Background: an optimization exercise with open tools, aiming at small area. Do not read the settings as production practice.
Function was checked by simulation only, so behaviour that the tests miss may differ from the original.
Power is estimated from default activity; no workload was simulated.

==> design/flow/design.v <==
module D_FF(clk, rst, d, q);
    input clk;
    input rst;
    input d;
    output reg q;
    always @(posedge clk or negedge rst) begin
        if(!rst)
            q <= 1'b0;
        else
            q <= d;
    end
endmodule
module Reg2(clk, rst, d, q);
    input clk, rst;
    input [1:0] d;
    output [1:0] q;
    D_FF ins [1:0](.clk(clk), .rst(rst), .d(d), .q(q));
endmodule
module Reg3(clk, rst, d, q);
    input clk, rst;
    input [2:0] d;
    output [2:0] q;
    D_FF ins [2:0](.clk(clk), .rst(rst), .d(d), .q(q));
endmodule
module Reg4(clk, rst, d, q);
    input clk, rst;
    input [3:0] d;
    output [3:0] q;
    D_FF ins [3:0](.clk(clk), .rst(rst), .d(d), .q(q));
endmodule
module RCA2(sum, cout, cin, a, b);
    input cin;
    input [1:0] a, b;
    output cout;
    output [1:0] sum;
    wire [1:0] carry;
    RCA1 iRCA[1:0](.sum(sum), .cout(carry), .cin({carry[0], cin}), .a(a), .b(b));
    assign cout = carry[1];
endmodule
module RCA1(sum, cout, cin, a, b);
    input cin, a, b;
    output cout, sum;
    assign sum = a ^ b ^ cin;
    assign cout = (a & b) | ((a ^ b) & cin);
endmodule
module CLA3(sum, cout, cin, a, b);
    input [2:0] a, b;
    input cin;
    output cout;
    output [2:0] sum;
    wire [2:0] p, g, carry;
    assign p = a ^ b;
    assign g = a & b;
    assign carry[0] = cin;
    assign carry[1] = g[0] | (p[0] & cin);
    assign carry[2] = g[1] | (g[0] & p[1]) | (p[1] & p[0] & cin);
    assign cout = g[2] | (g[1] & p[2]) | (g[0] & p[2] & p[1]) | (p[2] & p[1] & p[0] & cin);
    assign sum = p ^ carry;
endmodule
module CLA4(sum, cout, cin, a, b);
    input [3:0] a, b;
    input cin;
    output cout;
    output [3:0] sum;
    wire [3:0] p, g, carry;
    assign p = a ^ b;
    assign g = a & b;
    assign carry[0] = cin;
    assign carry[1] = g[0] | (p[0] & cin);
    assign carry[2] = g[1] | (g[0] & p[1]) | (p[1] & p[0] & cin);
    assign carry[3] = g[2] | (g[1] & p[2]) | (g[0] & p[2] & p[1]) | (p[2] & p[1] & p[0] & cin);
    assign cout = g[3] | (g[2] & p[3]) | (g[1] & p[3] & p[2]) | (g[0] & p[3] & p[2] & p[1]) | (p[3] & p[2] & p[1] & p[0] & cin);
    assign sum = p ^ carry;
endmodule
module Button(clk, rst, key_in, key_syn);
    input clk, rst, key_in;
    output reg key_syn;
    parameter CNT_MAX = 5'd19;
    reg [4:0] cnt_20ms;
    always@(posedge clk or negedge rst)
        if(rst == 1'b0)
            cnt_20ms <= 5'b0;
        else if(key_in == 1'b1)
            cnt_20ms <= 5'b0;
        else if(cnt_20ms == CNT_MAX && key_in == 1'b0)
            cnt_20ms <= cnt_20ms;
        else
            cnt_20ms <= cnt_20ms + 1'b1;
    always@(posedge clk or negedge rst)
        if(rst == 1'b0)
            key_syn <= 1'b0;
        else if(cnt_20ms == CNT_MAX - 1'b1)
            key_syn <= 1'b1;
        else
            key_syn <= 1'b0;
endmodule
module Mode(clk, rst, curr, change);
    input clk, rst, change;
    output curr;
    wire d;
    assign d = change ? ~curr : curr;
    D_FF ins (.clk(clk), .rst(rst), .d(d), .q(curr));
endmodule
module FSM(clk, rst, nextP, ms, mm, mh);
    input clk, rst, nextP;
    output ms, mm, mh;
    wire d0, q0, d1, q1;
    assign d0 = (~q1 & ~nextP) | (q0 & nextP);
    assign d1 = (q1 & nextP) | (q0 & ~nextP);
    D_FF idff0(.clk(clk), .rst(rst), .d(d0), .q(q0));
    D_FF idff1(.clk(clk), .rst(rst), .d(d1), .q(q1));
    assign ms = ~q1 & q0;
    assign mm = q1 & q0;
    assign mh = q1 & ~q0;
endmodule   
module F1Hz(clk, rst, out);
    input clk, rst;
    output reg out;
    parameter target = 10'd999;
    reg [9:0] counter;
    always@(posedge clk) begin
        if(!rst) begin
            counter <= 10'd0;
            out <= 1'b0;
        end 
        else begin
            if(counter == target) begin
                out <= 1'b1;
                counter <= 10'd0;
            end
            else begin
                out <= 1'b0;
                counter <= counter + 10'd1;
            end
        end
     end
endmodule
module Logic59(add, second, modify, cout, display0, display1, clk, rst);
    input clk, rst;
    input add, second;
    input modify;
    output cout;
    output reg [7:0] display0, display1;
    wire [3:0] sum4, d4, q4;
    wire cin4, cout4;
    wire [2:0] sum3, d3, q3; 
    wire cout3;
    assign cin4 = (modify & add) | (second & ~modify);
    assign cout4 = (sum4 == 4'ha) ? 1'b1 : 1'b0;
    assign d4 = cout4 ? 4'h0 : sum4;
    CLA4 icla4(.sum(sum4), .cout(), .cin(cin4), .a(q4), .b(4'h0));
    Reg4 ireg4(.clk(clk), .rst(rst), .d(d4), .q(q4));
    assign cout3 = (sum3 == 3'b110) ? 1'b1 : 1'b0;
    assign d3 = cout3 ? 3'b000 : sum3;
    CLA3 icla3(.sum(sum3), .cout(), .cin(cout4), .a(q3), .b(3'b000));
    Reg3 ireg3(.clk(clk), .rst(rst), .d(d3), .q(q3));
    always@(q4) begin
        case(q4)
            4'h0: display0 = 8'h03;
            4'h1: display0 = 8'h9f;
            4'h2: display0 = 8'h25;
            4'h3: display0 = 8'h0d;
            4'h4: display0 = 8'h99;
            4'h5: display0 = 8'h49;
            4'h6: display0 = 8'h41;
            4'h7: display0 = 8'h1f;
            4'h8: display0 = 8'h01;
            4'h9: display0 = 8'h09;
            default: display0 = 8'hff;
        endcase
     end
     always@(q3) begin
        case(q3)
            3'b000: display1 = 8'h03;
            3'b001: display1 = 8'h9f;
            3'b010: display1 = 8'h25;
            3'b011: display1 = 8'h0d;
            3'b100: display1 = 8'h99;
            3'b101: display1 = 8'h49;
            default: display1 = 8'hff;
        endcase
     end
    assign cout = cout3 & ~modify;
endmodule
module Logic24(add, minute, modify, display0, display1, clk, rst);
    input add, minute, modify;
    input clk, rst;
    output reg [7:0] display0, display1;
    wire [3:0] sum4, d4, q4;
    wire cout4, cin4, condit;
    wire [1:0] sum2, d2, q2;
    assign cin4 = (modify & add) | (minute & ~modify);
    assign condit = (q2 != 2'b10 & sum4 == 4'ha) | (q2 == 2'b10 & sum4 == 4'h4);
    assign cout4 = condit ? 1'b1 : 1'b0;  
    assign d4 = cout4 ? 4'h0 : sum4;
    CLA4 icla4(.sum(sum4), .cout(), .cin(cin4), .a(q4), .b(4'h0));
    Reg4 ireg4(.clk(clk), .rst(rst), .d(d4), .q(q4));
    assign d2 = (sum2 == 2'b11) ? 2'b00 : sum2;
    RCA2 irca2(.sum(sum2), .cout(), .cin(cout4), .a(q2), .b(2'b00));
    Reg2 ireg2(.clk(clk), .rst(rst), .d(d2), .q(q2));
    always@(q4) begin
        case(q4)
            4'h0: display0 = 8'h02;
            4'h1: display0 = 8'h9e;
            4'h2: display0 = 8'h24;
            4'h3: display0 = 8'h0c;
            4'h4: display0 = 8'h98;
            4'h5: display0 = 8'h48;
            4'h6: display0 = 8'h40;
            4'h7: display0 = 8'h1e;
            4'h8: display0 = 8'h00;
            4'h9: display0 = 8'h08;
            default: display0 = 8'hff;
        endcase
     end
     always@(q2) begin
        case(q2)
            2'b00: display1 = 8'h03;
            2'b01: display1 = 8'h9f;
            2'b10: display1 = 8'h25;
            default: display1 = 8'hff;
        endcase
     end
endmodule
module Display(clk, rst, seg2, seg4, seg51, seg91, seg50, seg90, finalSel, finalSeg);
    input clk;
    input rst;
    input [7:0] seg2, seg4, seg51, seg91, seg50, seg90;
    output [5:0] finalSel;
    output reg [7:0] finalSeg;
    reg [6:0] count;
    reg [2:0] sel;
    reg [5:0] isel;
    always@(posedge clk) begin
       if(!rst) begin
            count <= 7'h00;
       end else if(count == 7'd111) begin
            count <= 7'h00;
       end else
            count <= count + 7'd1;
     end
     always@(posedge clk) begin
        if(!rst) begin
            sel <= 3'b000;
        end else if(sel == 3'b101 && count == 7'd111) begin
            sel <= 3'b000;
        end else if(count == 7'd111) begin
            sel <= sel + 3'd1;
        end else begin
            sel <= sel;
        end
      end
      always@(sel) begin
        case(sel)
            3'b000: isel = 6'b000001;
            3'b001: isel = 6'b000010;
            3'b010: isel = 6'b000100;
            3'b011: isel = 6'b001000;
            3'b100: isel = 6'b010000;
            3'b101: isel = 6'b100000;
            default: isel = 6'b000000;
        endcase
      end
      assign finalSel = isel;
      always@(*) begin
        case(isel)
            6'b000001: finalSeg = seg90;
            6'b000010: finalSeg = seg50;
            6'b000100: finalSeg = seg91;
            6'b001000: finalSeg = seg51;
            6'b010000: finalSeg = seg4;
            6'b100000: finalSeg = seg2;
            default: finalSeg = 8'hff;
         endcase  
      end
endmodule
module Chip(clk, rst, sel, seg, ds, shcp, stcp, oe);
    input clk, rst;
    input [5:0] sel;
    input [7:0] seg;
    output reg shcp, stcp;
    output ds, oe;
    wire [13:0] data;
    reg [1:0] cnt;
    reg [3:0] cnt_bit;
    assign data = {seg, sel};
    always@(posedge clk) begin
        if(!rst) begin
            cnt <= 2'b00;
        end else if(cnt == 2'b11) begin
            cnt <= 2'b00;
        end else begin
            cnt <= cnt + 2'd1;
        end
    end
    always@(posedge clk) begin
        if(!rst) begin
            cnt_bit <= 4'h0;
        end else if(cnt_bit == 4'hd && cnt == 2'b11) begin
            cnt_bit <= 4'h0;
        end else if(cnt == 2'b11) begin    
            cnt_bit <= cnt_bit + 4'd1;
        end else begin
            cnt_bit <= cnt_bit;
        end
    end
    assign ds = data[cnt_bit];
    always@(posedge clk) begin
        if(!rst) begin
            shcp <= 1'b0;
        end else if(cnt == 2'b10) begin
            shcp <= 1'b1;
        end else if(cnt == 2'b00) begin
            shcp <= 1'b0;
        end else begin
            shcp <= shcp;
        end
     end
     always@(posedge clk) begin
        if(!rst) begin
            stcp <= 1'b0;
        end else if(cnt == 2'b00 && cnt_bit == 4'h0) begin
            stcp <= 1'b1;
        end else if(cnt == 2'b10 && cnt_bit == 4'h0) begin
            stcp <= 1'b0;
        end else begin
            stcp <= stcp;
        end
     end
     assign oe = 1'b0;
endmodule
module Clock(clk, rst, add, nextP, ds, shcp, stcp, oe, second, minute, hour);
    input clk, rst, add, nextP;
    output ds, shcp, stcp, oe, second, minute, hour;
    wire ms, mm, mh;
    wire out, cout590, cout591;
    wire [7:0] dis590_0, dis590_1, dis591_0, dis591_1, dis24_0, dis24_1;
    wire [5:0] finalSel;
    wire [7:0] finalSeg;
    FSM iFSM(.clk(clk), .rst(rst), .nextP(~nextP), .ms(ms), .mm(mm), .mh(mh));
    F1Hz iF1Hz(.clk(clk), .rst(rst), .out(out));
    Logic59 i590(.add(add), .second(out), .modify(ms), .cout(cout590), .display0(dis590_0), .display1(dis590_1), .clk(clk), .rst(rst));
    Logic59 i591(.add(add), .second(cout590), .modify(mm), .cout(cout591), .display0(dis591_0), .display1(dis591_1), .clk(clk), .rst(rst));
    Logic24 i24(.add(add), .minute(cout591), .modify(mh), .display0(dis24_0), .display1(dis24_1), .clk(clk), .rst(rst));
    Display idisplay(.clk(clk), .rst(rst), .seg2(dis24_1), .seg4(dis24_0), .seg51(dis591_1), .seg91(dis591_0), .seg50(dis590_1), .seg90(dis590_0), .finalSel(finalSel), .finalSeg(finalSeg));
    Chip ichip(.clk(clk), .rst(rst), .sel(finalSel), .seg(finalSeg), .ds(ds), .shcp(shcp), .stcp(stcp), .oe(oe));
    assign second = ~ms;
    assign minute = ~mm;
    assign hour = ~mh;
endmodule
module Clocks_top(clk, rst, mode, add, nextP0, nextP1, ds, shcp, stcp, oe, second, minute, hour, modeDis);
    input clk, rst, add, mode, nextP0, nextP1;
    output ds, shcp, stcp, oe, second, minute, hour, modeDis;
    wire syn_mode, syn_add, syn_nextP0, syn_nextP1;
    wire curr_mode;
    wire ds0, ds1;
    wire shcp0, shcp1;
    wire stcp0, stcp1;
    wire oe0, oe1;
    wire second0, second1;
    wire minute0, minute1;
    wire hour0, hour1;
    Button isyn0(.clk(clk), .rst(rst), .key_in(mode), .key_syn(syn_mode));
    Button isyn1(.clk(clk), .rst(rst), .key_in(add), .key_syn(syn_add));
    Button isyn2(.clk(clk), .rst(rst), .key_in(nextP0), .key_syn(syn_nextP0));
    Button isyn3(.clk(clk), .rst(rst), .key_in(nextP1), .key_syn(syn_nextP1));
    Mode imode(.clk(clk), .rst(rst), .curr(curr_mode), .change(syn_mode));
    Clock iclock0(.clk(clk), .rst(rst), .add(syn_add), .nextP(syn_nextP0), .ds(ds0), .shcp(shcp0), .stcp(stcp0), .oe(oe0), .second(second0), .minute(minute0), .hour(hour0));
    Clock iclock1(.clk(clk), .rst(rst), .add(syn_add), .nextP(syn_nextP1), .ds(ds1), .shcp(shcp1), .stcp(stcp1), .oe(oe1), .second(second1), .minute(minute1), .hour(hour1));
    assign ds = curr_mode ? ds1 : ds0;
    assign shcp = curr_mode ? shcp1 : shcp0;
    assign stcp = curr_mode ? stcp1 : stcp0;
    assign oe = curr_mode ? oe1 : oe0;
    assign second = curr_mode ? second1 : second0;
    assign minute = curr_mode ? minute1 : minute0;
    assign hour = curr_mode ? hour1 : hour0;
    assign modeDis = curr_mode;
endmodule
==> design/flow/run.sh <==
#!/bin/bash
# synth_recipe.tcl (not shown) runs the flow's synth.tcl, then flattens the netlist and writes it again
# the make line also repeats each setting of config.mk as NAME=value (left out here)
make -C /OpenROAD-flow-scripts/flow DESIGN_CONFIG=/design/flow/config.mk WORK_HOME=/design/flow/orfs CLKGATE_MAP_FILE= SYNTH_SCRIPT=/design/flow/synth_recipe.tcl finish
==> design/flow/config.mk <==
export PLATFORM = sky130hd
export DESIGN_NAME = Clocks_top
export DESIGN_NICKNAME = Clocks_top
export VERILOG_FILES = /design/flow/design.v
export SDC_FILE = /design/flow/constraint.sdc
export NUM_CORES = 4
export LEC_CHECK = 0
export CAP_MARGIN = 20
export CORE_MARGIN = 2
export CORE_UTILIZATION = 40
export SLEW_MARGIN = 20
==> design/flow/constraint.sdc <==
create_clock -name core_clock -period 10.0 [get_ports {clk}]
set_input_delay 2.0000 -clock core_clock [delete_from_list [all_inputs] [get_ports {clk}]]
set_output_delay 2.0000 -clock core_clock [all_outputs]
set_load 0.01 [all_outputs]
Fig. 1: track usage over the die
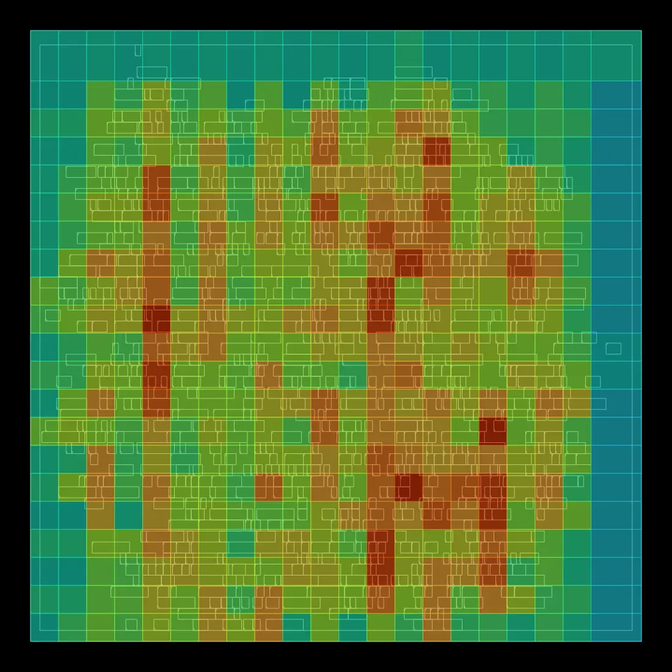
most used routing layer: met2
met1 GRT Util: 24.8%

Fig. 2: metal 2
(4 px per um) Cells faint in the background.
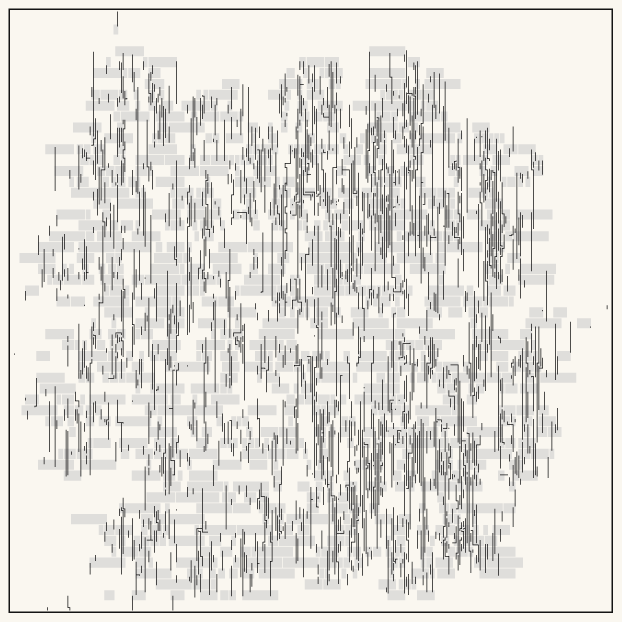
share of all routed wire: 43%
nets with wire on the layer: 844
GR Layer Usage met2: 25.6%
Post-Route WL: 18000 um

Fig. 3: the metal 3 layer
(2 px per um)
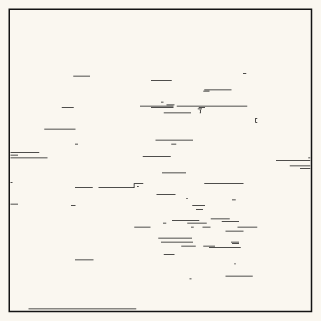
wire length on this layer: 563 um
share of all routed wire: 3.1%
grt met3 use: 2.82%
via count: 6914

Fig. 4: signal wires on met4
(2 px per um) Cells faint in the background.
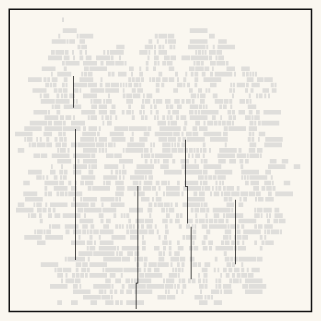
longest straight run: 65.3 um
wire length on this layer: 243 um
main direction: vertical
share of all routed wire: 1.4%

==> results.txt <==
Post-DP HPWL=about 13000 um; DIE WIDTH=about 150 um; GPL Wtd Cong=around 0.83; Fmax=152 MHz; Slew Limit Fails=0; Post-Synth XOR/XNOR Area=7.85%; share of layout cells above drive strength 1=4.89%; P&R area growth vs syn=10.0%; hold buffers post-CTS=0; Post-Syn Area=about 8600 um^2; CP arrival=6.91 ns; worst hold margin=between 0.4 and 0.5 ns; die area=22600 um^2; vias per inst=5.33; DRT Pass-1 Iters=5; HP Class=register to register; EDFF count, synth=0; run status=no timing/DRC/antenna violations; syn_area_per_cell=8.36 um^2; Final nets=1099; Switching Share=between 20% and 30%; Crit. End Element=register; CP Data Required Time=10.31 ns; Clk Latency, worst-skew pair=~0.42 ns; final global-route overflow total=0; minimum clock period after layout=between 6 and 7 ns; top cell type's share of synthesized area=about 20%; warnings from Yosys=7; VDD IR-drop max=0.142 mV; sequential power share=44.4%; max cap viols=0; Distinct cells, synth=68; simple-gate share of the synthesized area=21.9%; Fillers=2063; syn nets=1116; Mapped Cells=between 1000 and 1500; Max clock buf depth=2
## state kept, by name (all words and copies together) (netlist names), 3 cells and up, named ones only
signal,flops
isyn0.cnt_20ms,5
iclock1.i590.ireg4.ins.q,4
iclock0.ichip.cnt_bit,4
iclock1.i591.ireg4.ins.q,4
iclock0.i591.ireg3.ins.q,3
iclock1.i24.ireg4.ins.q,4
iclock1.i590.ireg3.ins.q,3
iclock1.i591.ireg3.ins.q,3
iclock0.iF1Hz.counter,10
iclock0.i590.ireg4.ins.q,4
isyn2.cnt_20ms,5
iclock1.idisplay.count,7
iclock0.idisplay.sel,3
isyn1.cnt_20ms,5
iclock0.idisplay.count,7
iclock0.i590.ireg3.ins.q,3
iclock1.idisplay.sel,3
iclock1.iF1Hz.counter,10
iclock0.i24.ireg4.ins.q,4
isyn3.cnt_20ms,5
iclock0.i591.ireg4.ins.q,4
iclock1.ichip.cnt_bit,4
## routing by layer
layer,vias to the layer above,wire length [um]
li1,3560,-
met1,3228,9450
met2,109,7760
met3,17,562
met4,0,243
met5,-,0
## through the flow
step	setup WS, ns	util (%)
2_1_floorplan	4.09	-
3_3_place_gp	3.61	42.1
3_5_place_dp	3.44	42.1
4_1_cts	3.43	44.9
5_1_grt	2.88	44.9
6_report	3.40	44.9
## final timing paths
kind,end,cells past startpoint,startpoint
worst min-delay path,imode.ins.q,1,isyn0.key_syn
worst min register to register,imode.ins.q,1,isyn0.key_syn
worst max register to register,iclock0.i24.ireg2.ins[0].q,27,register
max in group asynchronous,iclock1.i591.ireg4.ins[1].q,2,rst
worst max-delay path,iclock0.i24.ireg2.ins[0].q,27,register
min in group asynchronous,isyn1.cnt_20ms[3],1,rst
## layout make-up
class / count / area [um^2] / area share (%)
well taps: 275 / 344 / 3.65
clock buffers: 19 / 443 / 4.70
inverters: 59 / 221 / 2.35
clock inverters: 13 / 139 / 1.47
flip-flops and latches: 127 / 2890 / 30.6
multi-input cells: 791 / 5270 / 55.9
repair buffers: 13 / 125 / 1.33
## Yosys cell counts (14+ instances only)
master and instances:
xor2_1 30, nor2_1 121, xnor2_1 45, nand2b_1 17, inv_1 59, a21oi_1 71, mux2i_1 16, nor3b_1 17
ha_1 84, nand3_1 28, nand2_1 84, clkbuf_1 41, and3_1 14, nor3_1 17, dfrtp_1 69, dfxtp_1 58
nor2b_1 18, nand4_1 17, o21ai_0 57
## logic make-up (layout without fill, tap and decap cells)
kind of cell,after synthesis,in the layout
AOI/OAI and AO/OA,229,229
DFF,127,127
adders and majority gates,84,84
other,1,1
buffers and inverters,108,104
muxes,22,22
xor gates and xnor gates,76,76
and+or+nand+nor,379,379
## power groups by stage
stage | Sequential (mW) | Clock, mW | Combinational, mW
final | 0.541 | 0.607 | 0.0697
after floorplan | 0.545 | 0 | 0.0482
after detailed placement | 0.551 | 0 | 0.0702
after global routing | 0.544 | 0.648 | 0.0819
after CTS | 0.541 | 0.622 | 0.0712
after global placement | 0.551 | 0 | 0.0698
## cells in the final DEF, fill, tap and decap left out, types with 18 or more instances in the layout
master	instances
nor2_1	121
nand2_1	84
ha_1	84
a21oi_1	71
dfrtp_1	69
inv_1	59
dfxtp_1	58
o21ai_0	57
xnor2_1	45
xor2_1	30
nand3_1	28
nor2b_1	18
## critical path: cells and delay by family (launching register included)
family	cells	cell delay, ns
simple gates	11	2.21
mux	2	0.54
compound gates	4	1.00
flops	1	0.44
fa+ha+maj	6	1.54
xor+xnor	4	0.73

==> afterwards: timing with drivers on the ports <==
The results above use ideal ports. As a check the final layout listed here was re-extracted and re-timed, cells and wires unchanged. Step 1, drivers: a clkbuf_16 drives clk and a buf_2 each remaining input, both assumed. Step 2 adds t to the input delays and takes it off the output delays; t is the mean of the earliest and latest rising clock arrival at the registers after step 1. Input paths then give back, and output paths get back, about the clock's delay inside the block. Three values: ideal ports, drivers, drivers and shift; two values: the first two.
t, ns: 0.451
setup WS [ns]: 3.400 / 3.400 / 3.400
worst hold slack (ns): 0.435 / 0.435 / 0.435
cell pins on the clock port's net: 1
After both steps this run still meets setup and hold. The setup slack of this run moves by 0.000 ns with the drivers and by 0.000 ns with both steps.
